What follows belongs to an exercise in optimizing a design on an open flow for small area; a production flow would make more cautious choices.
In this exercise RTL edits were held to simulation tests only and were not proved equivalent to the original.
Some runs may be left out. An edit can pass the tests and still lose a function that they never use.
Power is estimated from default activity; no workload was simulated.

==> run_1/placement.png <==
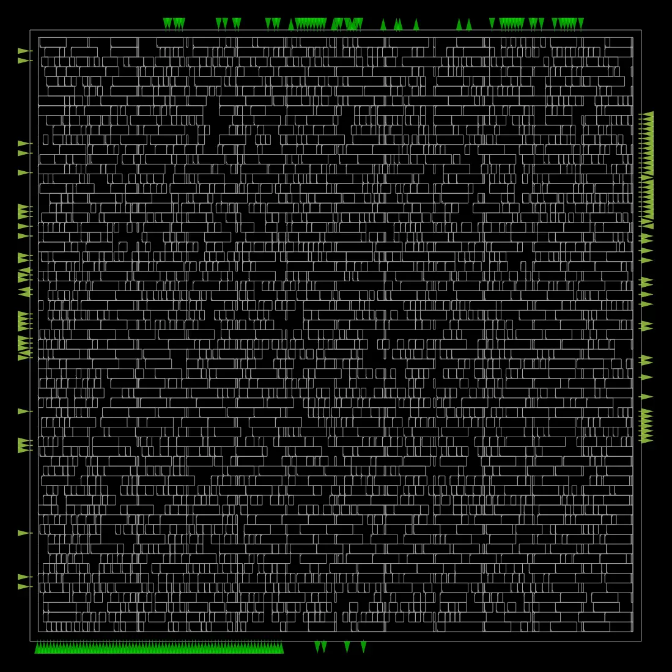
==> run_1/wires.png <==
Bar = 50 um.
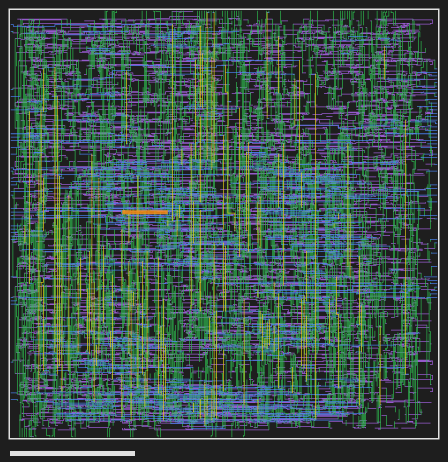
==> run_1/sizes.png <==
Bar = 50 um.
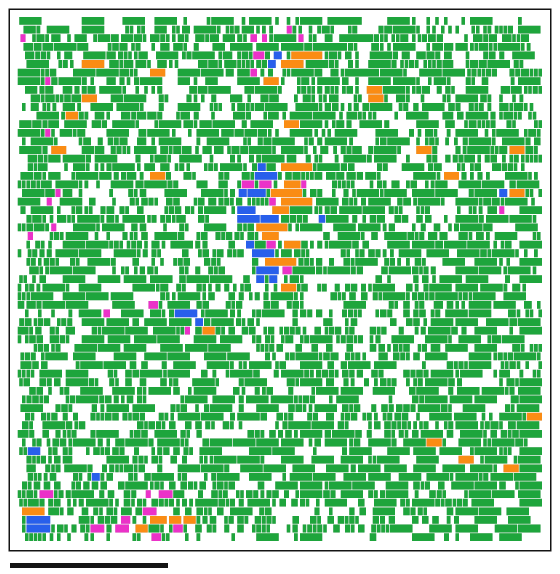
--- flow/design.v: outline only ---
// module clock_generator: 12 lines
// module processor: 67 lines
// module mac: 954 lines
// module led_driver: 44 lines
// module trader_core: 18 lines
module trader_core(
    input logic rst,
    input logic clk,
    input logic [167:0] msg,
    output logic signal,
    output logic [31:0] balance,
    output logic cclr_neg,
    output logic clk_out,
    output logic [3:0] num,
    output logic msg_enable,
    output logic msg_type
);
  // ...
==> flow/flow/run.sh <==
#!/bin/bash
# Own flow: the standard synthesis, then an area re-mapping of its logic
# (full-adder polarity clean-up, then ABC with an area script), then the standard flow's
# standard layout from that netlist. Each tool writes its own log here.
set -euo pipefail
W=$(pwd)
R=$W/orfs/results/$FLOW_PLATFORM/trader_core/base
YOSYS=$FLOW_HOME/../tools/install/yosys/bin/yosys
[[ -x $YOSYS ]] || YOSYS=$(command -v yosys)
LIB=$FLOW_HOME/platforms/sky130hd/lib/sky130_fd_sc_hd__tt_025C_1v80.lib
DONTUSE=$(grep -o 'sky130_fd_sc_hd__[a-z0-9_]*' flow/dont_use.txt | sed 's/^/-dont_use /' | tr '\n' ' ')

bash standard.sh synth > synth_standard.log 2>&1
cp "$R/1_2_yosys.v" standard.v
python3 flow/fapol.py standard.v fapol.v > fapol.log 2>&1
sed -e "s|@LIB@|$LIB|g" -e "s|@DONTUSE@|$DONTUSE|g" flow/remap.ys > remap_run.ys
"$YOSYS" -l remap.log -q -s remap_run.ys > /dev/null 2>&1
cp remap.v "$R/1_2_yosys.v"
rm -f "$R/1_synth.odb" "$R/1_synth.sdc"
# Port buffers: the smallest buffer instead of the clkdlybuf4s50_1 buffer_ports picks.
export BUFFER_PORTS_ARGS="-buffer_cell sky130_fd_sc_hd__buf_1"
# Clock tree: smaller buffers and no dummy loads.
export CTS_ARGS="-sink_clustering_enable -repair_clock_nets -buf_list sky130_fd_sc_hd__clkbuf_8 -dont_use_dummy_load"
bash standard.sh finish > layout.log 2>&1
==> flow/flow/area.abc <==
strash
dch -f
amap
topo
==> flow/flow/dont_use.txt <==
sky130_fd_sc_hd__probe_p_8
sky130_fd_sc_hd__probec_p_8
sky130_fd_sc_hd__lpflow_bleeder_1
sky130_fd_sc_hd__lpflow_clkbufkapwr_1
sky130_fd_sc_hd__lpflow_clkbufkapwr_16
sky130_fd_sc_hd__lpflow_clkbufkapwr_2
sky130_fd_sc_hd__lpflow_clkbufkapwr_4
sky130_fd_sc_hd__lpflow_clkbufkapwr_8
sky130_fd_sc_hd__lpflow_clkinvkapwr_1
sky130_fd_sc_hd__lpflow_clkinvkapwr_16
sky130_fd_sc_hd__lpflow_clkinvkapwr_2
sky130_fd_sc_hd__lpflow_clkinvkapwr_4
sky130_fd_sc_hd__lpflow_clkinvkapwr_8
sky130_fd_sc_hd__lpflow_decapkapwr_12
sky130_fd_sc_hd__lpflow_decapkapwr_3
sky130_fd_sc_hd__lpflow_decapkapwr_4
sky130_fd_sc_hd__lpflow_decapkapwr_6
sky130_fd_sc_hd__lpflow_decapkapwr_8
sky130_fd_sc_hd__lpflow_inputiso0n_1
sky130_fd_sc_hd__lpflow_inputiso0p_1
sky130_fd_sc_hd__lpflow_inputiso1n_1
sky130_fd_sc_hd__lpflow_inputiso1p_1
sky130_fd_sc_hd__lpflow_inputisolatch_1
sky130_fd_sc_hd__lpflow_isobufsrc_1
sky130_fd_sc_hd__lpflow_isobufsrc_16
sky130_fd_sc_hd__lpflow_isobufsrc_2
sky130_fd_sc_hd__lpflow_isobufsrc_4
sky130_fd_sc_hd__lpflow_isobufsrc_8
sky130_fd_sc_hd__lpflow_isobufsrckapwr_16
sky130_fd_sc_hd__lpflow_lsbuf_lh_hl_isowell_tap_1
sky130_fd_sc_hd__lpflow_lsbuf_lh_hl_isowell_tap_2
sky130_fd_sc_hd__lpflow_lsbuf_lh_hl_isowell_tap_4
sky130_fd_sc_hd__lpflow_lsbuf_lh_isowell_4
sky130_fd_sc_hd__lpflow_lsbuf_lh_isowell_tap_1
sky130_fd_sc_hd__lpflow_lsbuf_lh_isowell_tap_2
sky130_fd_sc_hd__lpflow_lsbuf_lh_isowell_tap_4
==> flow/flow/fapol.py <==
#!/usr/bin/env python3
"""Flip full adders (FA(~a,~b,~c) = ~FA(a,b,c)) to cut inverters between adder cells.
usage: fapol.py in.v out.v   (flat mapped netlist, one module)"""
import re, sys, random
src = open(sys.argv[1]).read()
cell_re = re.compile(r'^(\s*)(sky130_fd_sc_hd__\w+)\s+(\S+)\s*\((.*?)\);', re.S | re.M)
pin_re = re.compile(r'\.(\w+)\(\s*(\\\S+ |[^()\s]+)\s*\)')
cells = []
for m in cell_re.finditer(src):
    pins = {p: v.strip() for p, v in pin_re.findall(m.group(4))}
    cells.append(dict(type=m.group(2), name=m.group(3), pins=pins, span=m.span()))
drv = {}
for i, c in enumerate(cells):
    for p, v in c['pins'].items():
        if p in ('X', 'Y', 'SUM', 'COUT', 'Q', 'Q_N', 'HI', 'LO'):
            drv[v] = (i, p)
def isinv(c): return re.match(r'sky130_fd_sc_hd__(clk)?inv_\d+$', c['type'])
def isfa(c): return re.match(r'sky130_fd_sc_hd__fa_\d+$', c['type'])
def isff(c): return re.match(r'sky130_fd_sc_hd__e?dfx', c['type'])
def isha(c): return re.match(r'sky130_fd_sc_hd__ha_\d+$', c['type'])
def resolve(net):
    par = 0
    while net in drv and isinv(cells[drv[net][0]]):
        net = cells[drv[net][0]]['pins']['A']; par ^= 1
    return net, par
adders = [i for i, c in enumerate(cells) if isfa(c)]   # half adders are re-mapped as plain logic
edges = []   # (src cell, dst cell, parity)
for i in adders:
    c = cells[i]
    for p in ('A', 'B', 'CIN'):
        if p not in c['pins']: continue
        n, par = resolve(c['pins'][p])
        if n in drv and (drv[n][0] in adders or isff(cells[drv[n][0]])):
            # a flip-flop cannot absorb an inversion: it is a source of fixed polarity
            edges.append((drv[n][0], i, par))
flip = {i: 0 for i in adders}
for s_, d_, p_ in edges:
    flip.setdefault(s_, 0)
free = [i for i in adders if isfa(cells[i])]
adj = {i: [] for i in flip}
for e in edges:
    adj[e[0]].append(e); adj[e[1]].append(e)
def cost_of(i):
    return sum(p ^ flip[s] ^ flip[d] for s, d, p in adj[i])
def total(): return sum(p ^ flip[s] ^ flip[d] for s, d, p in edges)
print("edges", len(edges), "odd before", total(), file=sys.stderr)
best = dict(flip); bestc = total()
rng = random.Random(1)
for rnd in range(30):
    changed = True
    while changed:
        changed = False
        for i in free:
            c0 = cost_of(i); flip[i] ^= 1
            if cost_of(i) < c0: changed = True
            else: flip[i] ^= 1
    t = total()
    if t < bestc: bestc = t; best = dict(flip)
    flip = dict(best)
    for i in rng.sample(free, len(free) // 10): flip[i] ^= 1
flip = best
print("odd after", bestc, "flipped", sum(flip.values()), file=sys.stderr)
# rewrite
out = []; pos = 0; k = [0]; newwires = []; extra = []
def fresh():
    k[0] += 1; n = f"_fapol_{k[0]}_"; newwires.append(n); return n
for i, c in enumerate(cells):
    if not flip.get(i): continue
    s, e = c['span']
    body = src[s:e]
    for p in list(c['pins']):
        v = c['pins'][p]
        w = fresh()
        if p in ('A', 'B', 'CIN'):
            extra.append(f"  sky130_fd_sc_hd__inv_1 _fapoli_{k[0]}_ (.A({v} ), .Y({w}));")
        else:
            extra.append(f"  sky130_fd_sc_hd__inv_1 _fapoli_{k[0]}_ (.A({w}), .Y({v} ));")
        c['pins'][p] = w
    pins = ",\n".join(f"    .{p}({v}{' ' if v.startswith(chr(92)) else ''})" for p, v in c['pins'].items())
    out.append((s, e, f"  {c['type']} {c['name']} (\n{pins}\n  );"))
res = []; pos = 0
for s, e, txt in sorted(out):
    res.append(src[pos:s]); res.append(txt); pos = e
res.append(src[pos:])
res = "".join(res)
# declare wires after the module header's port list, add cells before endmodule
hdr_end = res.index(';', res.index('module ')) + 1
res = res[:hdr_end] + "\n" + "".join(f"  wire {w};\n" for w in newwires) + res[hdr_end:]
idx = res.rindex('endmodule')
res = res[:idx] + "\n".join(extra) + "\n" + res[idx:]
open(sys.argv[2], 'w').write(res)
==> flow/flow/remap.ys <==
# Re-map the standard synthesis's logic for area. Flip-flops and full adders
# stay as they are (kept as black boxes); every other cell is read back as its
# liberty function and mapped again by ABC with an area-oriented script.
read_liberty -overwrite -ignore_miss_func @LIB@
read_verilog -overwrite fapol.v
hierarchy -top trader_core
blackbox sky130_fd_sc_hd__fa_1 sky130_fd_sc_hd__fa_2 sky130_fd_sc_hd__fa_4 sky130_fd_sc_hd__dfxtp_1 sky130_fd_sc_hd__dfxtp_2 sky130_fd_sc_hd__dfxtp_4 sky130_fd_sc_hd__edfxtp_1 sky130_fd_sc_hd__conb_1
flatten
rename -hide w:_*
opt -purge
abc -liberty @LIB@ @DONTUSE@ -script flow/area.abc
opt_clean -purge
splitnets
opt_clean -purge
hilomap -singleton -hicell sky130_fd_sc_hd__conb_1 HI -locell sky130_fd_sc_hd__conb_1 LO
insbuf -buf sky130_fd_sc_hd__buf_4 A X
opt_clean -purge
read_liberty -lib -overwrite -ignore_miss_func @LIB@
check -assert
stat -liberty @LIB@
write_verilog -noattr -nohex -nodec remap.v
==> flow/standard.sh <==
#!/bin/bash
# synth_recipe.tcl (not shown) runs the flow's synth.tcl, then flattens the netlist and writes it again
# the make line also repeats each setting of config.mk as NAME=value (left out here)
make -C /OpenROAD-flow-scripts/flow DESIGN_CONFIG=/design/flow/config.mk WORK_HOME=/design/flow/orfs CLKGATE_MAP_FILE= SYNTH_SCRIPT=/design/flow/synth_recipe.tcl "${@:-finish}"
==> flow/config.mk <==
export PLATFORM = sky130hd
export DESIGN_NAME = trader_core
export DESIGN_NICKNAME = trader_core
export VERILOG_FILES = /design/flow/design.v
export SDC_FILE = /design/flow/constraint.sdc
export NUM_CORES = 4
export LEC_CHECK = 0
export ABC_AREA = 1
export ABC_CLOCK_PERIOD_IN_PS = 100000
export CAP_MARGIN = 20
export CORE_MARGIN = 2
export CORE_UTILIZATION = 65
export GPL_TIMING_DRIVEN = 0
export SLEW_MARGIN = 20
==> flow/constraint.sdc <==
create_clock -name core_clock -period 12.0 [get_ports {clk}]
set_input_delay 2.4000 -clock core_clock [delete_from_list [all_inputs] [get_ports {clk}]]
set_output_delay 2.4000 -clock core_clock [all_outputs]
set_load 0.01 [all_outputs]
==> results.toml, run 1 <==
[outcome]
run_status = "finished clean"

[yosys]
synthesis.nets = 2631

[timing]
min_period_over_period = 0.947
hold_viol = 0
clock_skew_ns = 0.0417
layout_min_cycle_time_ns = 11.37

[power_and_ir_drop]
internal_power_w = 0.00276
clkPwrFrac = 0.059
peakVddDrop_v = 0.000549
seqPwrFrac = 0.128

[global_route]
grt_start_max_net_pins = 39
grt.overflow.total = 0
grt_pass1_wl_mm = 92.0

[flow_run]
drv_cap = 0

[critical_path]
worst_ep_required_time_ns = 12.43
rr_worst_depth = 38

[routing]
drt-initial-drc-count = 2139
vias_per_cell = 6.77
ant_nets = 0

[hold_path]
hold_depth = 0
hold_path_class = "reg -> reg"

[clock_tree]
cts_tree = "done"
clk_path_buf_depth = 2

[die]
die_w_um = 171
die_h_um = 171

[placed_design]
placed_cells = 2759
placed_area_um2 = 19600
io_buffer_count = 154

[cells_and_area]
stdcell_count = 2788
-- placement.png (at the start) --
Core ar.: 27600 um2
n_taps: 378
FILL cells: 2268

-- wires.png (at the start) --
legend:
  blue:
    layer: metal 3
    wire_length: 6990 um
  purple:
    layer: metal 1
    wire_length: 22.1 mm
  yellow:
    layer: metal 4
    wire_length: 3620 um
  green:
    layer: metal 2
    wire_length: 27.2 mm
  orange:
    layer: metal 5
    wire_length: 16.6 um
DR vias: 18900
GRT Overall Usage: 0.411
final wirelength: 59.9 mm

-- sizes.png (at the start) --
legend:
  magenta:
    size: _2 cells
    cells: 32
    share: 1.3%
    most_used: clkinv_2
  orange:
    size: _6 and larger
    cells: 36
    share: 1.5%
    most_used: clkbuf_8
  blue:
    size: _3 and _4 cells
    cells: 22
    share: 0.91%
    most_used: buf_4
  green:
    size: _0 and _1 cells
    cells: 2317
    share: 96%
    most_used: o22ai_1
Buffers, non-clock: 182
final instance area: 20000 um2
worst setup margin: 0.633 ns

run 1: critical path: cells and delay by family:
| family | cells | cell delay, ns |
|---|---|---|
| and+or+nand+nor | 20 | 2.92 |
| buffers and inverters | 14 | 1.80 |
| adders and majority gates | 8 | 3.47 |
| AOI/OAI and AO/OA | 5 | 1.13 |
run 1: final cells by class:
class	instances	area (um2)
antenna	3	7.51
clock buffer	17	234
fill	2268	7520
inverter	201	781
multi-input combinational	1820	13800
sequential	187	3780
tap	378	473
timing repair buffer	182	1000
run 1: power groups by stage:
stage	combinational, W	clock [W]	sequential (W)
5_1_grt	0.00518	0.000352	0.000723
6_report	0.00456	0.000331	0.000718
3_5_place_dp	0.00449	0	0.000732
3_3_place_gp	0.00431	0	0.000729
4_1_cts	0.00453	0.000335	0.000719
2_1_floorplan	0.00350	0	0.000714
run 1: metal layers:
layer | track usage | part of all wire | up-vias
li1 | - | - | 8601
met1 | 0.506 | 0.37 | 8758
met2 | 0.647 | 0.45 | 1258
met3 | 0.115 | 0.12 | 248
met4 | 0.245 | 0.060 | 2
met5 | 0 | 0.00027 | -
run 1: per-stage QoR:
| step | TNS [ns] | hold slack (ns) | setup slack (ns) | total power [W] |
|---|---|---|---|---|
| final | 0 | 0.321 | 0.633 | 0.00561 |
| after global routing | -0.0195 | 0.331 | -0.0195 | 0.00625 |
| after CTS | 0 | 0.325 | 0.0483 | 0.00558 |
| after detailed placement | -10.53 | 0.313 | -2.11 | 0.00522 |
| after global placement | -115.69 | 0.309 | -3.67 | 0.00504 |
| after floorplan | 0 | 0.310 | 0.0524 | 0.00421 |
run 1: repair_timing:
action / CTS / global route
setup buffers: 0 / 7
pin swaps: 0 / 1
gates resized for setup: 7 / 10
hold buffers: 0 / 0
gates cloned: 0 / 1
endpoints found under the setup margin: 7 / 4
==> run_1/by_instance.png <==
Bar = 50 um.
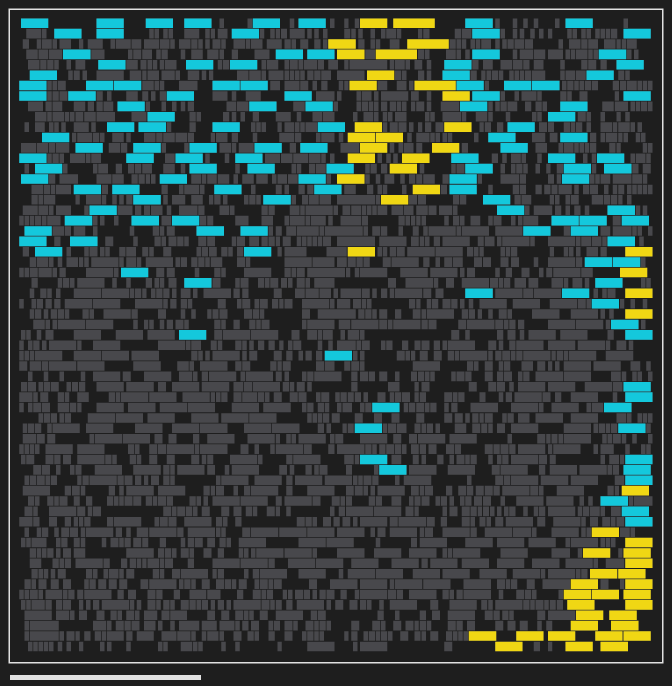

==> run 1 -> run 2 <==
--- a/flow/config.mk
+++ b/flow/config.mk
@@ -11,4 +11,3 @@
 export CORE_MARGIN = 2
 export CORE_UTILIZATION = 65
-export GPL_TIMING_DRIVEN = 0
 export SLEW_MARGIN = 20
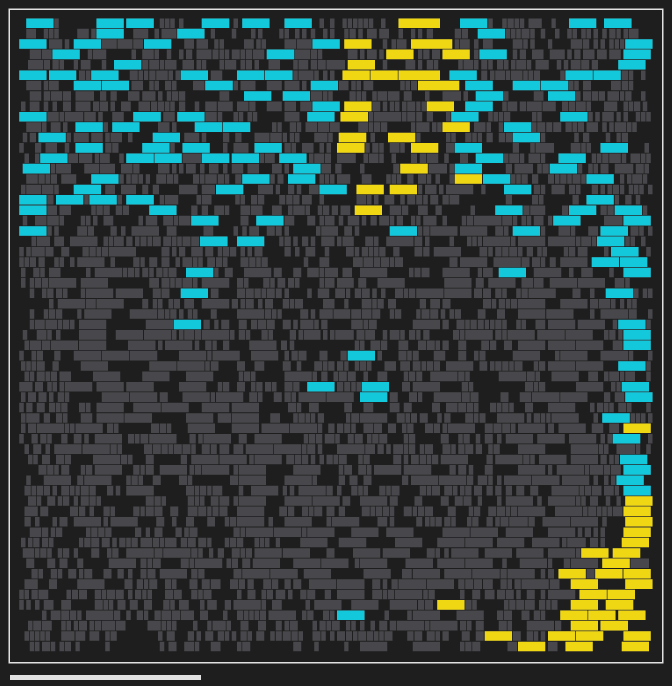
(run_2/by_instance.png)
Bar = 50 um.
legend:
  yellow:
    scope: driver
    flops: 54
  cyan:
    scope: process
    flops: 133

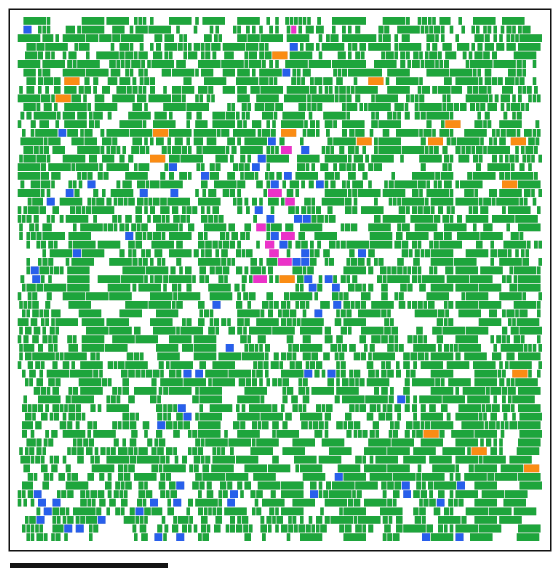
(run_2/sizes.png)
Bar = 50 um.
Syn-to-layout area delta: 10.4%
worst setup margin: 0.819 ns
Buffers, non-clock: 225
final instance area: 19900 um2

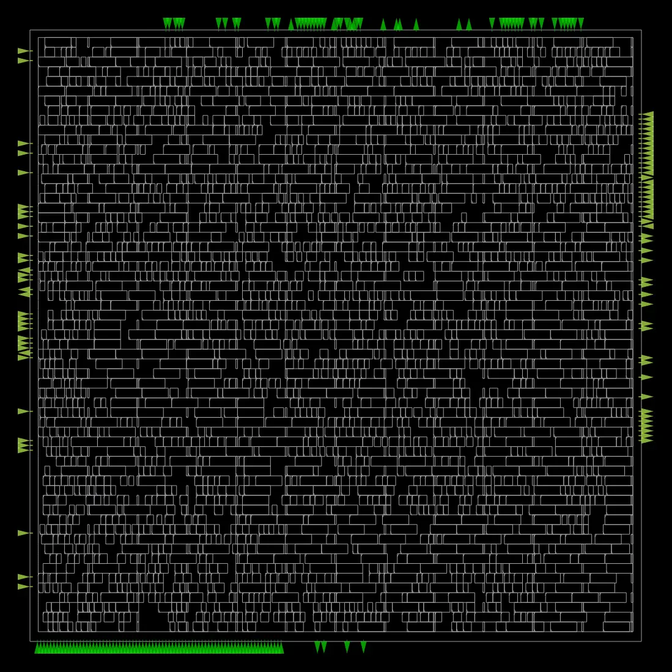
(run_2/placement.png)
sequential cell area share: 0.190
FF+latch count: 187
Row Count: 61

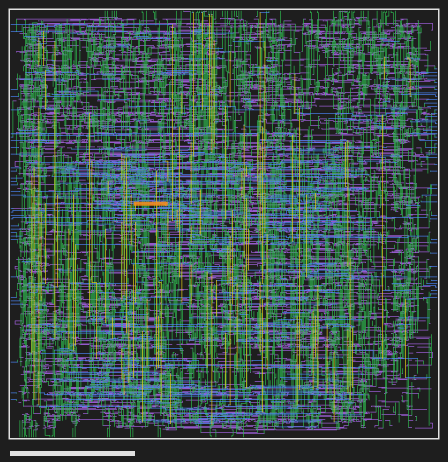
(run_2/wires.png)
Bar = 50 um.
GRT Overall Usage: 0.418
DR vias: 18700

==> results.toml, run 2 <==
[outcome]
run_status = "finished clean"

[hold_path]
hold_path_class = "reg -> reg"
hold_depth = 0

[placed_design]
gp_congestion = 0.989
io_buffer_count = 154
placed_area_um2 = 19700
placed_cells = 2810

[timing]
worstMarginPinSlew_ns = 1.26
setup_viol = 0
slew_headroom = 0.154
final.setup.tns_ns = 0
drv_slew = 0
rsz0062_at_grt = "false"
layout_min_cycle_time_ns = 11.18
min_period_over_period = 0.932
hold_viol = 0
clock_skew_ns = 0.0316

[cells_and_area]
fillers = 2242
final_nets = 2875
stdcell_count = 2829

[die]
die_h_um = 171
die_w_um = 171
fp.coreArea_um2 = 27600

[routing]
drt-initial-drc-count = 2255
vias_per_cell = 6.62
drt_wl_total_mm = 59.7
ant_nets = 0

[yosys]
synthesis.nets = 2631
synth_area_um2 = 18100
yosys_warnings = 3

[global_route]
grt_start_max_net_pins = 62
grt_pass1_wl_mm = 92.5
grt_pass1_vias = 17500
grt.overflow.total = 0

[critical_path]
worst_ep_required_time_ns = 12.41
worstPathArrival_ns = 11.59
path_max_fanout = 18
end_kind = "register"
rr_worst_depth = 38
slowest_stage = "clkinv_1"

[flow_run]
drv_cap = 0

[power_and_ir_drop]
peakVddDrop_v = 0.000434

[clock_tree]
postCtsSetupBuffers = 0
cts_resized = 0
htree_levels = 4
numCtsBuffers = 17
clk_path_buf_depth = 2
postCtsHoldBufs = 0
cts.reportedPaths.clkPinSlew_ns = 0.10
cts_tree = "done"
## run 2: cell count changes in the layout (fill, tap and decap cells not counted), moves of 6 or more
cell and change:
o22ai_1 +6, clkinv_1 +14, clkinv_2 -12, buf_16 -6, buf_4 +61
## run 2: final cells by class
type / count / area (um2) / area share
flip-flops and latches: 187 / 3780 / 0.190
clock buffers: 17 / 234 / 0.0117
well taps: 378 / 473 / 0.0237
multi-input cells: 1819 / 13600 / 0.681
inverters: 201 / 756 / 0.0379
diodes: 2 / 5.00 / 0.000251
repair buffers: 225 / 1110 / 0.0559
## run 2: per-layer routing
layer  vias up  track usage  share of wire
met4         2        0.235          0.059
met3       216        0.108           0.12
met1      8679        0.533           0.37
li1       8660            -              -
met2      1184        0.650           0.45
met5         -            0        0.00018
## run 2: critical path, delay by kind of cell
kind	cells	cell delay [ns]
AO/OA/AOI/OAI	5	1.16
adder cells (fa/ha/maj)	8	3.40
AND/OR/NAND/NOR	19	2.27
buffers and inverters	14	2.33
## run 2: where the power goes
group | switching [W] | internal [W] | leakage, nW
clock | 0.000206 | 0.000125 | 0.122
sequential | 0.0000315 | 0.000688 | 1.53
combinational | 0.00267 | 0.00194 | 5.17
## run 2: through the flow
stage / total power, W / hold WS, ns / setup WS (ns)
CTS: 0.00562 / 0.315 / 1.08
detailed placement: 0.00526 / 0.314 / 0.538
global placement: 0.00509 / 0.310 / 0.711
floorplan: 0.00421 / 0.310 / 0.0524
global route: 0.00624 / 0.316 / 0.247
finish: 0.00566 / 0.306 / 0.819
==> run_2/metal_density.png <==
The die is cut into 34 by 34 equal tiles; white is low, dark blue is high, scaled to the fullest tile. Values are wire area over tile area, all layers added.
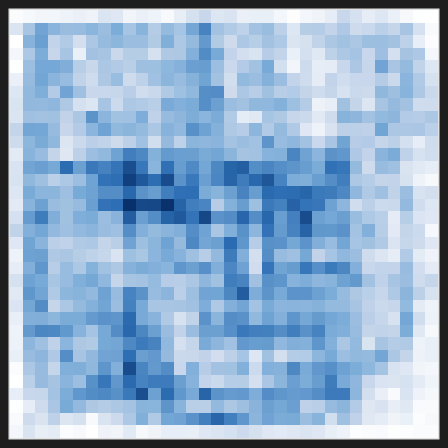

==> run 2 -> run 3 <==
--- a/flow/flow/run.sh
+++ b/flow/flow/run.sh
@@ -21,4 +21,4 @@
 export BUFFER_PORTS_ARGS="-buffer_cell sky130_fd_sc_hd__buf_1"
 # Clock tree: smaller buffers and no dummy loads.
-export CTS_ARGS="-sink_clustering_enable -repair_clock_nets -buf_list sky130_fd_sc_hd__clkbuf_8 -dont_use_dummy_load"
+export CTS_ARGS="-sink_clustering_enable -repair_clock_nets -buf_list sky130_fd_sc_hd__clkbuf_8 -sink_clustering_size 10 -dont_use_dummy_load"
 bash standard.sh finish > layout.log 2>&1
==> flow/flow/area.abc (replaced) <==
strash
dc2
dch -f
amap
topo
--- a/flow/config.mk
+++ b/flow/config.mk
@@ -10,4 +10,4 @@
 export CAP_MARGIN = 20
 export CORE_MARGIN = 2
-export CORE_UTILIZATION = 65
+export CORE_UTILIZATION = 40
 export SLEW_MARGIN = 20
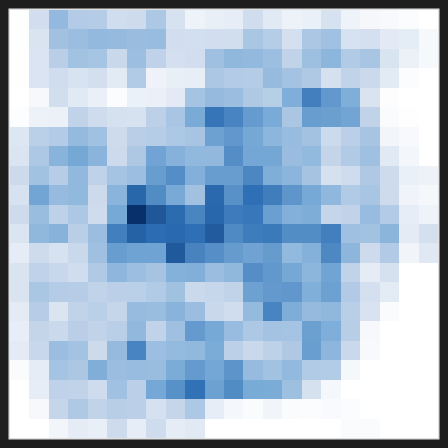
(run_3/metal_density.png)
The die is cut into 22 by 22 equal tiles; white is low, dark blue is high, scaled to the fullest tile. Values are wire area over tile area, all layers added.
fullest tile: 0.75
mean over tiles: 0.23
densest ninth of the die: centre
nearly empty tiles: 12%

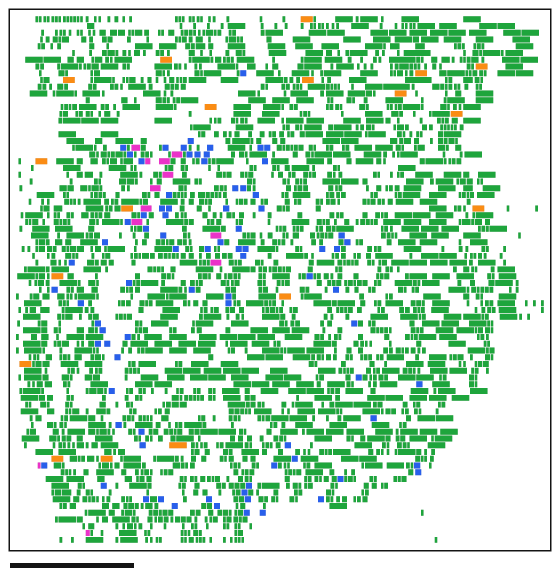
(run_3/sizes.png)
Bar = 50 um.
legend:
  magenta:
    size: _2 cells
    cells: 12
    share: 0.47%
    most_used: o22ai_2
  green:
    size: _0 and _1 cells
    cells: 2425
    share: 96%
    most_used: nor2_1
  orange:
    size: _6 and larger
    cells: 18
    share: 0.71%
    most_used: clkbuf_8
  blue:
    size: _3 and _4 cells
    cells: 82
    share: 3.2%
    most_used: buf_4
final instance area: 20400 um2
Buffers, non-clock: 234
Syn-to-layout area delta: 12.4%

==> results.toml, run 3 <==
[clock_tree]
cts_tree = "done"
numCtsBuffers = 17
cts.reportedPaths.clkPinSlew_ns = 0.10
clk_path_buf_depth = 2
postCtsHoldBufs = 0
htree_levels = 4

[hold_path]
hold_path_class = "reg -> reg"
hold_depth = 0

[placed_design]
io_buffer_count = 154
gp_congestion = 0.935

[global_route]
met3_usage = 0.0563
grt.overflow.total = 0
grtUsageMet2 = 0.435
use_met1 = 0.368
grt_pass1_wl_mm = 100
grt_pass1_vias = 17600
grt_start_max_net_pins = 64
grt_usage = 0.275
grt-busiest-layer = "met2"

[timing]
min_period_over_period = 0.917
final.setup.tns_ns = 0
hold_viol = 0
setup_viol = 0
slew_headroom = 0.297
drv_slew = 0
worstMarginPinSlew_ns = 1.05
rsz0062_at_grt = "false"
clock_skew_ns = 0.0312
layout_min_cycle_time_ns = 11.00

[power_and_ir_drop]
p_leak_nw = 6.94
peakVddDrop_v = 0.000692

[routing]
drt-initial-drc-count = 1716
ant_nets = 0
vias_per_cell = 5.85
vias = 18400
drt_wl_total_mm = 63.6

[yosys]
synth_area_um2 = 18200
yosys_warnings = 3
synthesis.nets = 2709

[cells_and_area]
final_nets = 2963
layout_common_cells = "nor2_1 (316), o22ai_1 (307), nand2_1 (261)"

[die]
core.rowCount = 78
die_h_um = 217
die_w_um = 217
fp.coreArea_um2 = 45100
initial_core_util = 0.403
io-pin-count = 211

[critical_path]
slowest_stage = "fa_1"
rr_worst_depth = 37
worst_ep_required_time_ns = 12.45
end_kind = "register"
worstPathArrival_ns = 11.45
path_max_fanout = 16

[outcome]
run_status = "finished clean"

[flow_run]
drv_cap = 0
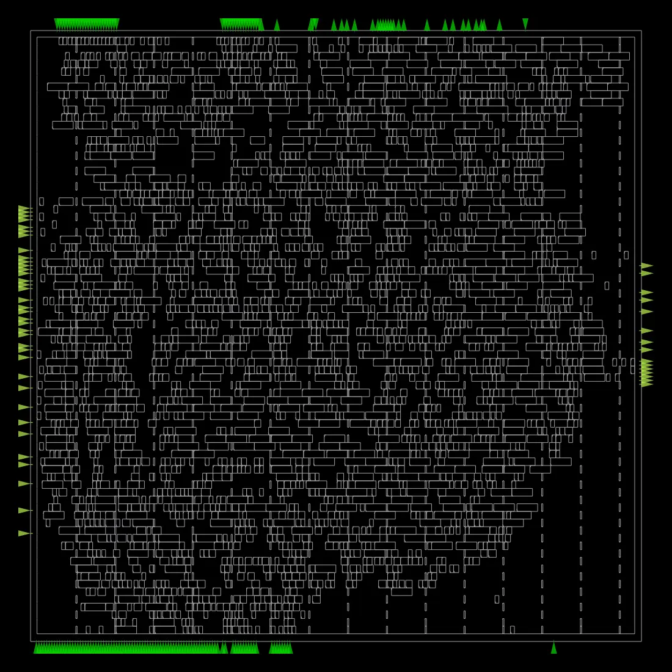
(run_3/placement.png)
fin util: 0.453
n_taps: 600

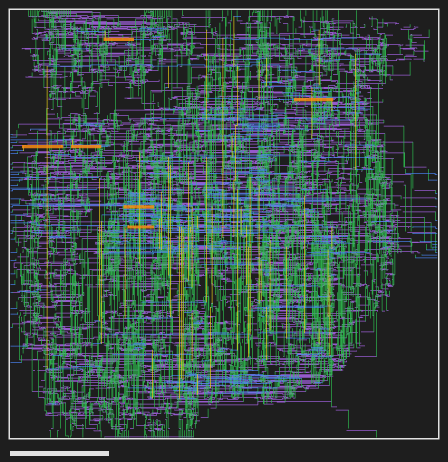
(run_3/wires.png)
Bar = 50 um.
legend:
  green:
    layer: metal 2
    wire_length: 28.9 mm
  purple:
    layer: metal 1
    wire_length: 27.3 mm
  orange:
    layer: metal 5
    wire_length: 91.1 um
  yellow:
    layer: metal 4
    wire_length: 2210 um
  blue:
    layer: metal 3
    wire_length: 5110 um

-- run 3: what timing repair did --
action,CTS,global route
resized for setup,0,3
buffers inserted,0,0
setup endpoints to repair,0,31
-- run 3: per-layer routing --
| metal | routed length [um] | part of all wire | vias up |
|---|---|---|---|
| met2 | 28900 | 0.45 | 764 |
| met3 | 5110 | 0.080 | 118 |
| met4 | 2210 | 0.035 | 12 |
| li1 | - | - | 8818 |
| met1 | 27300 | 0.43 | 8646 |
| met5 | 91 | 0.0014 | - |
-- run 3: final cells by class --
| type | instances | area, um2 |
|---|---|---|
| multi-input cells | 1872 | 13600 |
| diodes | 1 | 2.50 |
| inverters | 226 | 856 |
| clock buffers | 17 | 234 |
| fillers | 4629 | 24700 |
| well taps | 600 | 751 |
| repair inverters | 1 | 7.51 |
| flip-flops and latches | 187 | 3780 |
| repair buffers | 234 | 1190 |
-- run 3: power by group --
group	internal, W	total (W)	switching (W)
clock	0.000125	0.000330	0.000206
sequential	0.000687	0.000706	0.0000190
combinational	0.00208	0.00516	0.00308
-- run 3: per-stage QoR --
step | instance area [um2] | hold WS [ns] | setup slack [ns] | util | cells
6_report | 20400 | 0.319 | 1.00 | 0.453 | 3138
3_3_place_gp | 20200 | 0.310 | 0.441 | 0.448 | 3119
5_1_grt | 20400 | 0.327 | 0.136 | 0.453 | 3138
3_5_place_dp | 20200 | 0.312 | 0.399 | 0.448 | 3119
2_1_floorplan | 18200 | 0.310 | 0.0580 | - | 2285
4_1_cts | 20400 | 0.323 | 0.970 | 0.453 | 3136
-- run 3: worst max-delay path: cells and delay by family --
kind	cells	cell delay [ns]
fa+ha+maj	9	3.96
simple gates	18	2.34
buf+inv	12	1.75
compound gates	4	0.95
==> run 3 -> run 4 <==
--- a/flow/flow/run.sh
+++ b/flow/flow/run.sh
@@ -21,4 +21,4 @@
 export BUFFER_PORTS_ARGS="-buffer_cell sky130_fd_sc_hd__buf_1"
 # Clock tree: smaller buffers and no dummy loads.
-export CTS_ARGS="-sink_clustering_enable -repair_clock_nets -buf_list sky130_fd_sc_hd__clkbuf_8 -sink_clustering_size 10 -dont_use_dummy_load"
+export CTS_ARGS="-sink_clustering_enable -repair_clock_nets -buf_list sky130_fd_sc_hd__clkbuf_8 -sink_clustering_max_diameter 60 -dont_use_dummy_load"
 bash standard.sh finish > layout.log 2>&1
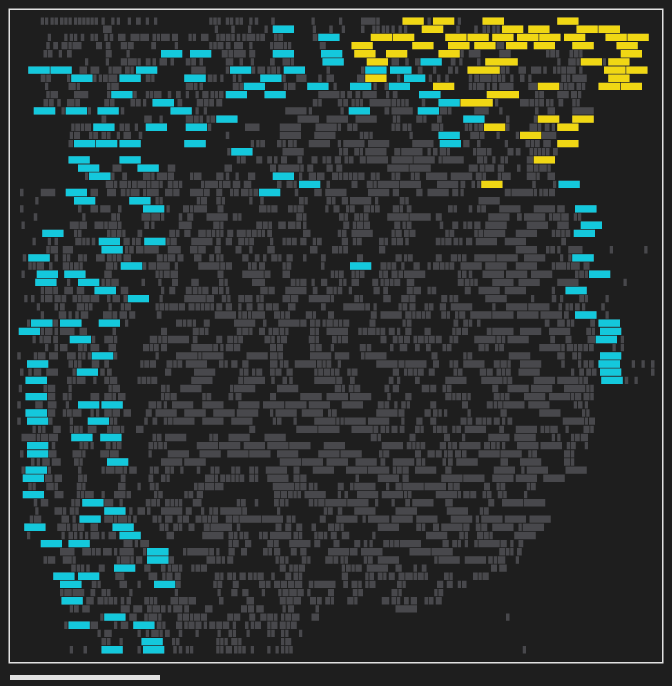
(run_4/by_instance.png)
Bar = 50 um.
die area: 47200 um2
non-filler cells in the finished layout: 3138

==> results.toml, run 4 <==
[outcome]
run_status = "finished clean"

[routing]
drt_wl_total_mm = 63.6
ant_nets = 0

[die]
die_w_um = 217
die_h_um = 217

[timing]
slew_headroom = 0.297
setup_viol = 0
drv_slew = 0

[global_route]
grt-busiest-layer = "met2"
grtUsageMet2 = 0.435
use_met1 = 0.368
met3_usage = 0.0563
grt_pass1_wl_mm = 100

[power_and_ir_drop]
combinationalPowerShare = 0.833
p_total_w = 0.00619
power_switching_w = 0.00331

[clock_tree]
postCtsHoldBufs = 0
clk_path_buf_depth = 2
htree_levels = 4
numCtsBuffers = 17
cts_tree = "done"

[cells_and_area]
area_growth_pct = 12.4
layout_common_cells = "nor2_1 (316), o22ai_1 (307), nand2_1 (261)"

[hold_path]
hold_path_class = "reg -> reg"

[critical_path]
slowest_stage = "fa_1"
worstPathArrival_ns = 11.45
worst_ep_required_time_ns = 12.45
run 4: cell type report:
cell class                 instances  area, um2  area share
sequential                       187       3780       0.185
clock buffer                      17        234      0.0114
inverter                         226        856      0.0419
timing repair inverter             1       7.51    0.000367
timing repair buffer             234       1190      0.0583
multi-input combinational       1872      13600       0.666
antenna                            1       2.50    0.000122
tap                              600        751      0.0367
run 4: stage by stage:
stage | instances | instance area (um2)
after floorplan | 2285 | 18200
after global placement | 3119 | 20200
after detailed placement | 3119 | 20200
after CTS | 3136 | 20400
after global routing | 3138 | 20400
final | 3138 | 20400
run 4: what timing repair did:
action,CTS,global route
endpoints found under the hold margin,0,0
resized for setup,0,3
endpoints found under the setup margin,0,31
run 4: layer usage:
layer | routed length (um) | vias up
li1 | - | 8818
met1 | 27300 | 8646
met2 | 28900 | 764
met3 | 5110 | 118
met4 | 2210 | 12
met5 | 91 | -
run 4: power by group through the flow:
| stage | sequential (W) | combinational, W | clock, W |
|---|---|---|---|
| after global placement | 0.000719 | 0.00507 | 0 |
| after detailed placement | 0.000720 | 0.00520 | 0 |
| after floorplan | 0.000713 | 0.00367 | 0 |
| final | 0.000706 | 0.00516 | 0.000330 |
| after CTS | 0.000707 | 0.00521 | 0.000346 |
| after global routing | 0.000712 | 0.00589 | 0.000364 |
run 4: worst max-delay path, delay by kind of cell:
family | cells | cell delay, ns
AND/OR/NAND/NOR | 18 | 2.34
buffers and inverters | 12 | 1.75
adder cells (fa/ha/maj) | 9 | 3.96
AO/OA/AOI/OAI | 4 | 0.95
==> run 4 -> run 5 <==
--- a/flow/design.v
+++ b/flow/design.v
@@ -980,55 +980,66 @@
     wire r558 = 1'b0 ^ s287 ^ g557;
     wire g559 = (1'b0 & s287) | (g557 & (1'b0 ^ s287));
-    wire y560 = r540 ^ g539;
-    wire y561 = r542 ^ (g539 & r540);
-    wire t562 = r540 & r542;
-    wire y563 = r544 ^ (g539 & t562);
-    wire t564 = t562 & r544;
-    wire y565 = r546 ^ (g539 & t564);
-    wire t566 = t564 & r546;
-    wire y567 = r548 ^ (g539 & t566);
-    wire t568 = t566 & r548;
-    wire y569 = r550 ^ (g539 & t568);
-    wire t570 = t568 & r550;
-    wire y571 = r552 ^ (g539 & t570);
-    wire t572 = t570 & r552;
-    wire y573 = r554 ^ (g539 & t572);
-    wire t574 = t572 & r554;
-    wire y575 = r556 ^ (g539 & t574);
-    wire t576 = t574 & r556;
-    wire y577 = r558 ^ (g539 & t576);
-    wire t578 = t576 & r558;
-    wire q579 = g559 | (g539 & t578);
-    wire r580 = s311 ^ c288;
-    wire g581 = s311 & c288;
-    wire r582 = 1'b0 ^ s337 ^ g581;
-    wire g583 = (1'b0 & s337) | (g581 & (1'b0 ^ s337));
-    wire r584 = s363 ^ c338 ^ g583;
-    wire g585 = (s363 & c338) | (g583 & (s363 ^ c338));
-    wire r586 = 1'b0 ^ s391 ^ g585;
-    wire g587 = (1'b0 & s391) | (g585 & (1'b0 ^ s391));
-    wire r588 = s419 ^ c392 ^ g587;
-    wire g589 = (s419 & c392) | (g587 & (s419 ^ c392));
-    wire r590 = 1'b0 ^ s449 ^ g589;
-    wire g591 = (1'b0 & s449) | (g589 & (1'b0 ^ s449));
-    wire r592 = s479 ^ c450 ^ g591;
-    wire g593 = (s479 & c450) | (g591 & (s479 ^ c450));
-    wire r594 = s511 ^ c480 ^ g593;
-    wire y595 = r580 ^ q579;
-    wire y596 = r582 ^ (q579 & r580);
-    wire t597 = r580 & r582;
-    wire y598 = r584 ^ (q579 & t597);
-    wire t599 = t597 & r584;
-    wire y600 = r586 ^ (q579 & t599);
-    wire t601 = t599 & r586;
-    wire y602 = r588 ^ (q579 & t601);
-    wire t603 = t601 & r588;
-    wire y604 = r590 ^ (q579 & t603);
-    wire t605 = t603 & r590;
-    wire y606 = r592 ^ (q579 & t605);
-    wire t607 = t605 & r592;
-    wire y608 = r594 ^ (q579 & t607);
-    wire t609 = t607 & r594;
-    assign y = {y608, y606, y604, y602, y600, y598, y596, y595, y577, y575, y573, y571, y569, y567, y565, y563, y561, y560, r538, r536, r534, r532, r530, r528, r526, r524, r522, r520, r518, r516, r514, r512};
+    wire t560 = r542 & r540;
+    wire t561 = r546 & r544;
+    wire t562 = r550 & r548;
+    wire t563 = r554 & r552;
+    wire t564 = r558 & r556;
+    wire t565 = r544 & t560;
+    wire t566 = t561 & t560;
+    wire t567 = r552 & t562;
+    wire t568 = t563 & t562;
+    wire t569 = r548 & t566;
+    wire t570 = t562 & t566;
+    wire t571 = t567 & t566;
+    wire t572 = t568 & t566;
+    wire t573 = r556 & t572;
+    wire t574 = t564 & t572;
+    wire y575 = r540 ^ g539;
+    wire y576 = r542 ^ (g539 & r540);
+    wire y577 = r544 ^ (g539 & t560);
+    wire y578 = r546 ^ (g539 & t565);
+    wire y579 = r548 ^ (g539 & t566);
+    wire y580 = r550 ^ (g539 & t569);
+    wire y581 = r552 ^ (g539 & t570);
+    wire y582 = r554 ^ (g539 & t571);
+    wire y583 = r556 ^ (g539 & t572);
+    wire y584 = r558 ^ (g539 & t573);
+    wire q585 = g559 | (g539 & t574);
+    wire r586 = s311 ^ c288;
+    wire g587 = s311 & c288;
+    wire r588 = 1'b0 ^ s337 ^ g587;
+    wire g589 = (1'b0 & s337) | (g587 & (1'b0 ^ s337));
+    wire r590 = s363 ^ c338 ^ g589;
+    wire g591 = (s363 & c338) | (g589 & (s363 ^ c338));
+    wire r592 = 1'b0 ^ s391 ^ g591;
+    wire g593 = (1'b0 & s391) | (g591 & (1'b0 ^ s391));
+    wire r594 = s419 ^ c392 ^ g593;
+    wire g595 = (s419 & c392) | (g593 & (s419 ^ c392));
+    wire r596 = 1'b0 ^ s449 ^ g595;
+    wire g597 = (1'b0 & s449) | (g595 & (1'b0 ^ s449));
+    wire r598 = s479 ^ c450 ^ g597;
+    wire g599 = (s479 & c450) | (g597 & (s479 ^ c450));
+    wire r600 = s511 ^ c480 ^ g599;
+    wire t601 = r588 & r586;
+    wire t602 = r592 & r590;
+    wire t603 = r596 & r594;
+    wire t604 = r600 & r598;
+    wire t605 = r590 & t601;
+    wire t606 = t602 & t601;
+    wire t607 = r598 & t603;
+    wire t608 = t604 & t603;
+    wire t609 = r594 & t606;
+    wire t610 = t603 & t606;
+    wire t611 = t607 & t606;
+    wire t612 = t608 & t606;
+    wire y613 = r586 ^ q585;
+    wire y614 = r588 ^ (q585 & r586);
+    wire y615 = r590 ^ (q585 & t601);
+    wire y616 = r592 ^ (q585 & t605);
+    wire y617 = r594 ^ (q585 & t606);
+    wire y618 = r596 ^ (q585 & t609);
+    wire y619 = r598 ^ (q585 & t610);
+    wire y620 = r600 ^ (q585 & t611);
+    assign y = {y620, y619, y618, y617, y616, y615, y614, y613, y584, y583, y582, y581, y580, y579, y578, y577, y576, y575, r538, r536, r534, r532, r530, r528, r526, r524, r522, r520, r518, r516, r514, r512};
 endmodule
 module led_driver(
--- a/flow/flow/run.sh
+++ b/flow/flow/run.sh
@@ -21,4 +21,4 @@
 export BUFFER_PORTS_ARGS="-buffer_cell sky130_fd_sc_hd__buf_1"
 # Clock tree: smaller buffers and no dummy loads.
-export CTS_ARGS="-sink_clustering_enable -repair_clock_nets -buf_list sky130_fd_sc_hd__clkbuf_8 -sink_clustering_max_diameter 60 -dont_use_dummy_load"
+export CTS_ARGS="-sink_clustering_enable -repair_clock_nets -buf_list sky130_fd_sc_hd__clkbuf_8 -dont_use_dummy_load"
 bash standard.sh finish > layout.log 2>&1
==> flow/flow/area.abc (replaced) <==
strash
dch -f
amap
topo
--- a/flow/config.mk
+++ b/flow/config.mk
@@ -10,4 +10,4 @@
 export CAP_MARGIN = 20
 export CORE_MARGIN = 2
-export CORE_UTILIZATION = 40
+export CORE_UTILIZATION = 65
 export SLEW_MARGIN = 20
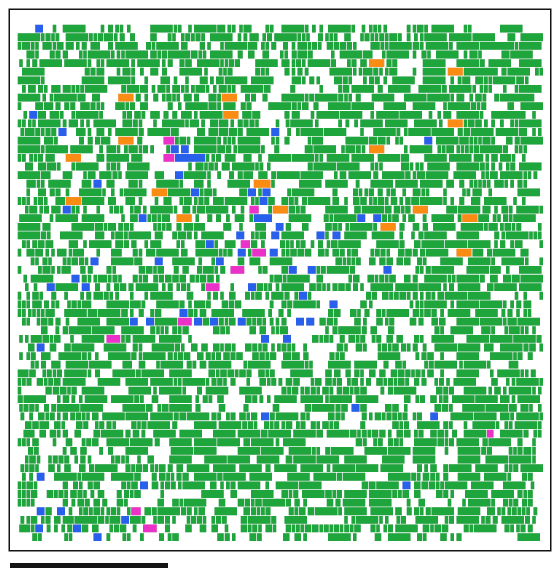
(run_5/sizes.png)
Bar = 50 um.
final instance area: 19800 um2
Syn-to-layout area delta: 10.2%
Buffers, non-clock: 213
worst setup margin: 0.908 ns

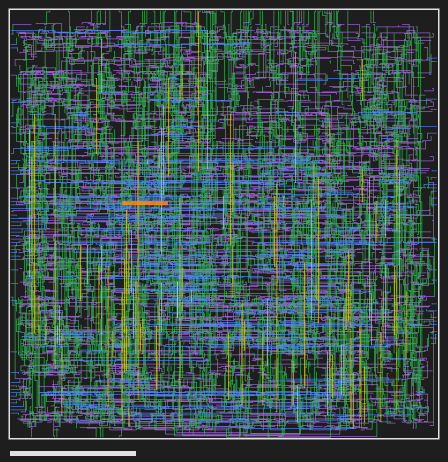
(run_5/wires.png)
Bar = 50 um.
legend:
  purple:
    layer: metal 1
    wire_length: 22.2 mm
  blue:
    layer: metal 3
    wire_length: 8740 um
  orange:
    layer: metal 5
    wire_length: 16.6 um
  yellow:
    layer: metal 4
    wire_length: 2840 um
  green:
    layer: metal 2
    wire_length: 26.2 mm
final wirelength: 59.9 mm
DR WL/cell: 21.1 um
DR vias: 19000
GRT Overall Usage: 0.420

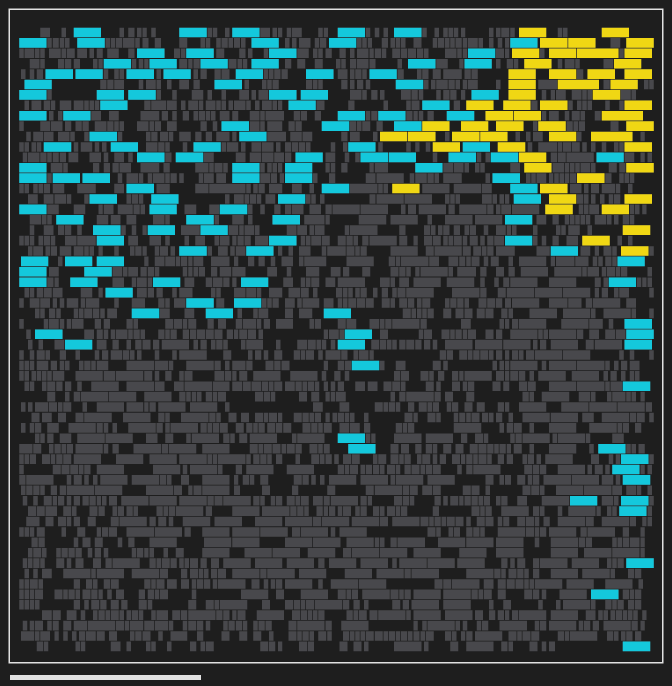
(run_5/by_instance.png)
Bar = 50 um.
legend:
  yellow:
    scope: driver
    flops: 54
    where: upper right
  cyan:
    scope: process
    flops: 133

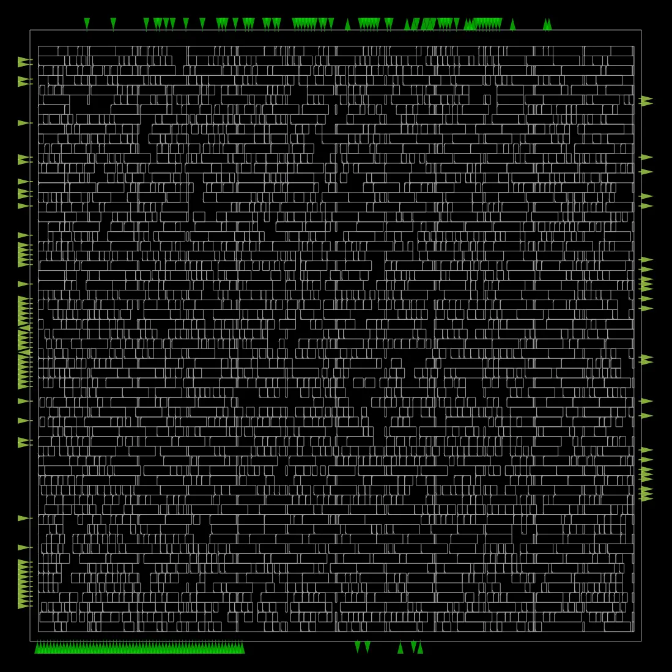
(run_5/placement.png)
non-filler cells in the finished layout: 2841
sequential cell area share: 0.191
Core ar.: 27100 um2
FILL cells: 2172

==> results.toml, run 5 <==
[critical_path]
worstPathArrival_ns = 11.45
cp_top_family = "simple AND/OR/NAND/NOR gates"
worst_ep_required_time_ns = 12.36
end_kind = "register"
cp_num_buf_inv = 13

[timing]
slew_headroom = 0.338
setup_viol = 0
min_period_over_period = 0.924
worstMarginPinSlew_ns = 0.986
layout_min_cycle_time_ns = 11.09
drv_slew = 0

[routing]
wl_met3_mm = 8.74
vias_per_cell = 6.70
route.met2.wl_mm = 26.2
wl_met1_mm = 22.2
drt-initial-drc-count = 2177

[global_route]
grt.overflow.total = 0
grt_start_max_net_pins = 60
grt_pass1_vias = 17800
grt_pass1_wl_mm = 93.6

[power_and_ir_drop]
internal_power_w = 0.00280
seqPwrFrac = 0.120
p_leak_nw = 6.70
sw_frac_of_total = 0.525

[placed_design]
io_buffer_count = 154
placed_cells = 2822

[clock_tree]
numCtsBuffers = 17
clk_path_buf_depth = 2
htree_levels = 4
cts.reportedPaths.clkPinSlew_ns = 0.12
postCtsSetupBuffers = 0

[outcome]
run_status = "finished clean"

[die]
die_area_um2 = 29000
initial_core_util = 0.664
die_w_um = 170

[yosys]
synthesis.nets = 2661

[hold_path]
hold_depth = 0

[flow_run]
drv_cap = 0

[cells_and_area]
final_nets = 2893
layout_common_cells = "nor2_1 (309), o22ai_1 (279), nand2_1 (267)"
==> run 5: power by group through the flow <==
| stage | combinational [W] | sequential, W | clock (W) |
|---|---|---|---|
| 2_1_floorplan | 0.00355 | 0.000714 | 0 |
| 3_3_place_gp | 0.00456 | 0.000721 | 0 |
| 3_5_place_dp | 0.00474 | 0.000725 | 0 |
| 4_1_cts | 0.00476 | 0.000712 | 0.000328 |
| 5_1_grt | 0.00547 | 0.000717 | 0.000351 |
| 6_report | 0.00486 | 0.000710 | 0.000328 |
==> run 5: layout make-up <==
type,count,area (um2),share of cell area
repair buffers,213,1030,0.0520
multi-input cells,1851,13600,0.684
well taps,372,465,0.0235
diodes,2,5.00,0.000252
flip-flops and latches,187,3780,0.191
inverters,199,751,0.0378
clock buffers,17,234,0.0118
==> run 5: worst register-to-register path, delay by kind of cell (launching register included) <==
family          cells  cell delay (ns)
fa+ha+maj           7             2.14
compound gates      2             0.40
buf+inv            11             1.12
flops               1             0.36
simple gates       25             3.88
==> run 5: metal layers <==
metal,vias to the layer above,global-route usage
met5,-,0
met1,8724,0.558
met3,236,0.119
li1,8688,-
met4,2,0.182
met2,1388,0.646
==> run 5: stage by stage <==
step | hold slack (ns) | setup WS [ns] | cell area (um2) | util
2_1_floorplan | 0.310 | 0.146 | 18000 | -
3_3_place_gp | 0.312 | 0.669 | 19600 | 0.723
3_5_place_dp | 0.314 | 0.384 | 19600 | 0.723
4_1_cts | 0.294 | 0.831 | 19800 | 0.731
5_1_grt | 0.297 | -0.0415 | 19800 | 0.732
6_report | 0.288 | 0.908 | 19800 | 0.732

re-timing with driven ports:
The flow's constraints put no driver on any port. The routed layouts listed below were extracted and timed again, unchanged, in two steps. Step 1 assumes that a clkbuf_16 drives the clock port and a buf_2 every other input. Step 2 times the ports against the registers' clock, not the clock port: input delays grow and output delays shrink by t, the midpoint of the rising clock arrivals with the driver on. Three values: ideal, step 1, step 2; two values: the first two.
run	t (ns)	setup WS [ns]	worst setup path after step 2
run 1	0.550	0.633 / 0.651 / 0.101	input to register
run 2	0.538	0.819 / 0.848 / 0.309	input to register
run 3	0.583	1.001 / 1.032 / 0.450	input to register
run 4	0.583	1.001 / 1.032 / 0.450	input to register
run 5	0.521	0.908 / 0.898 / 0.377	input to register
After both steps setup and hold are still met in every run listed.
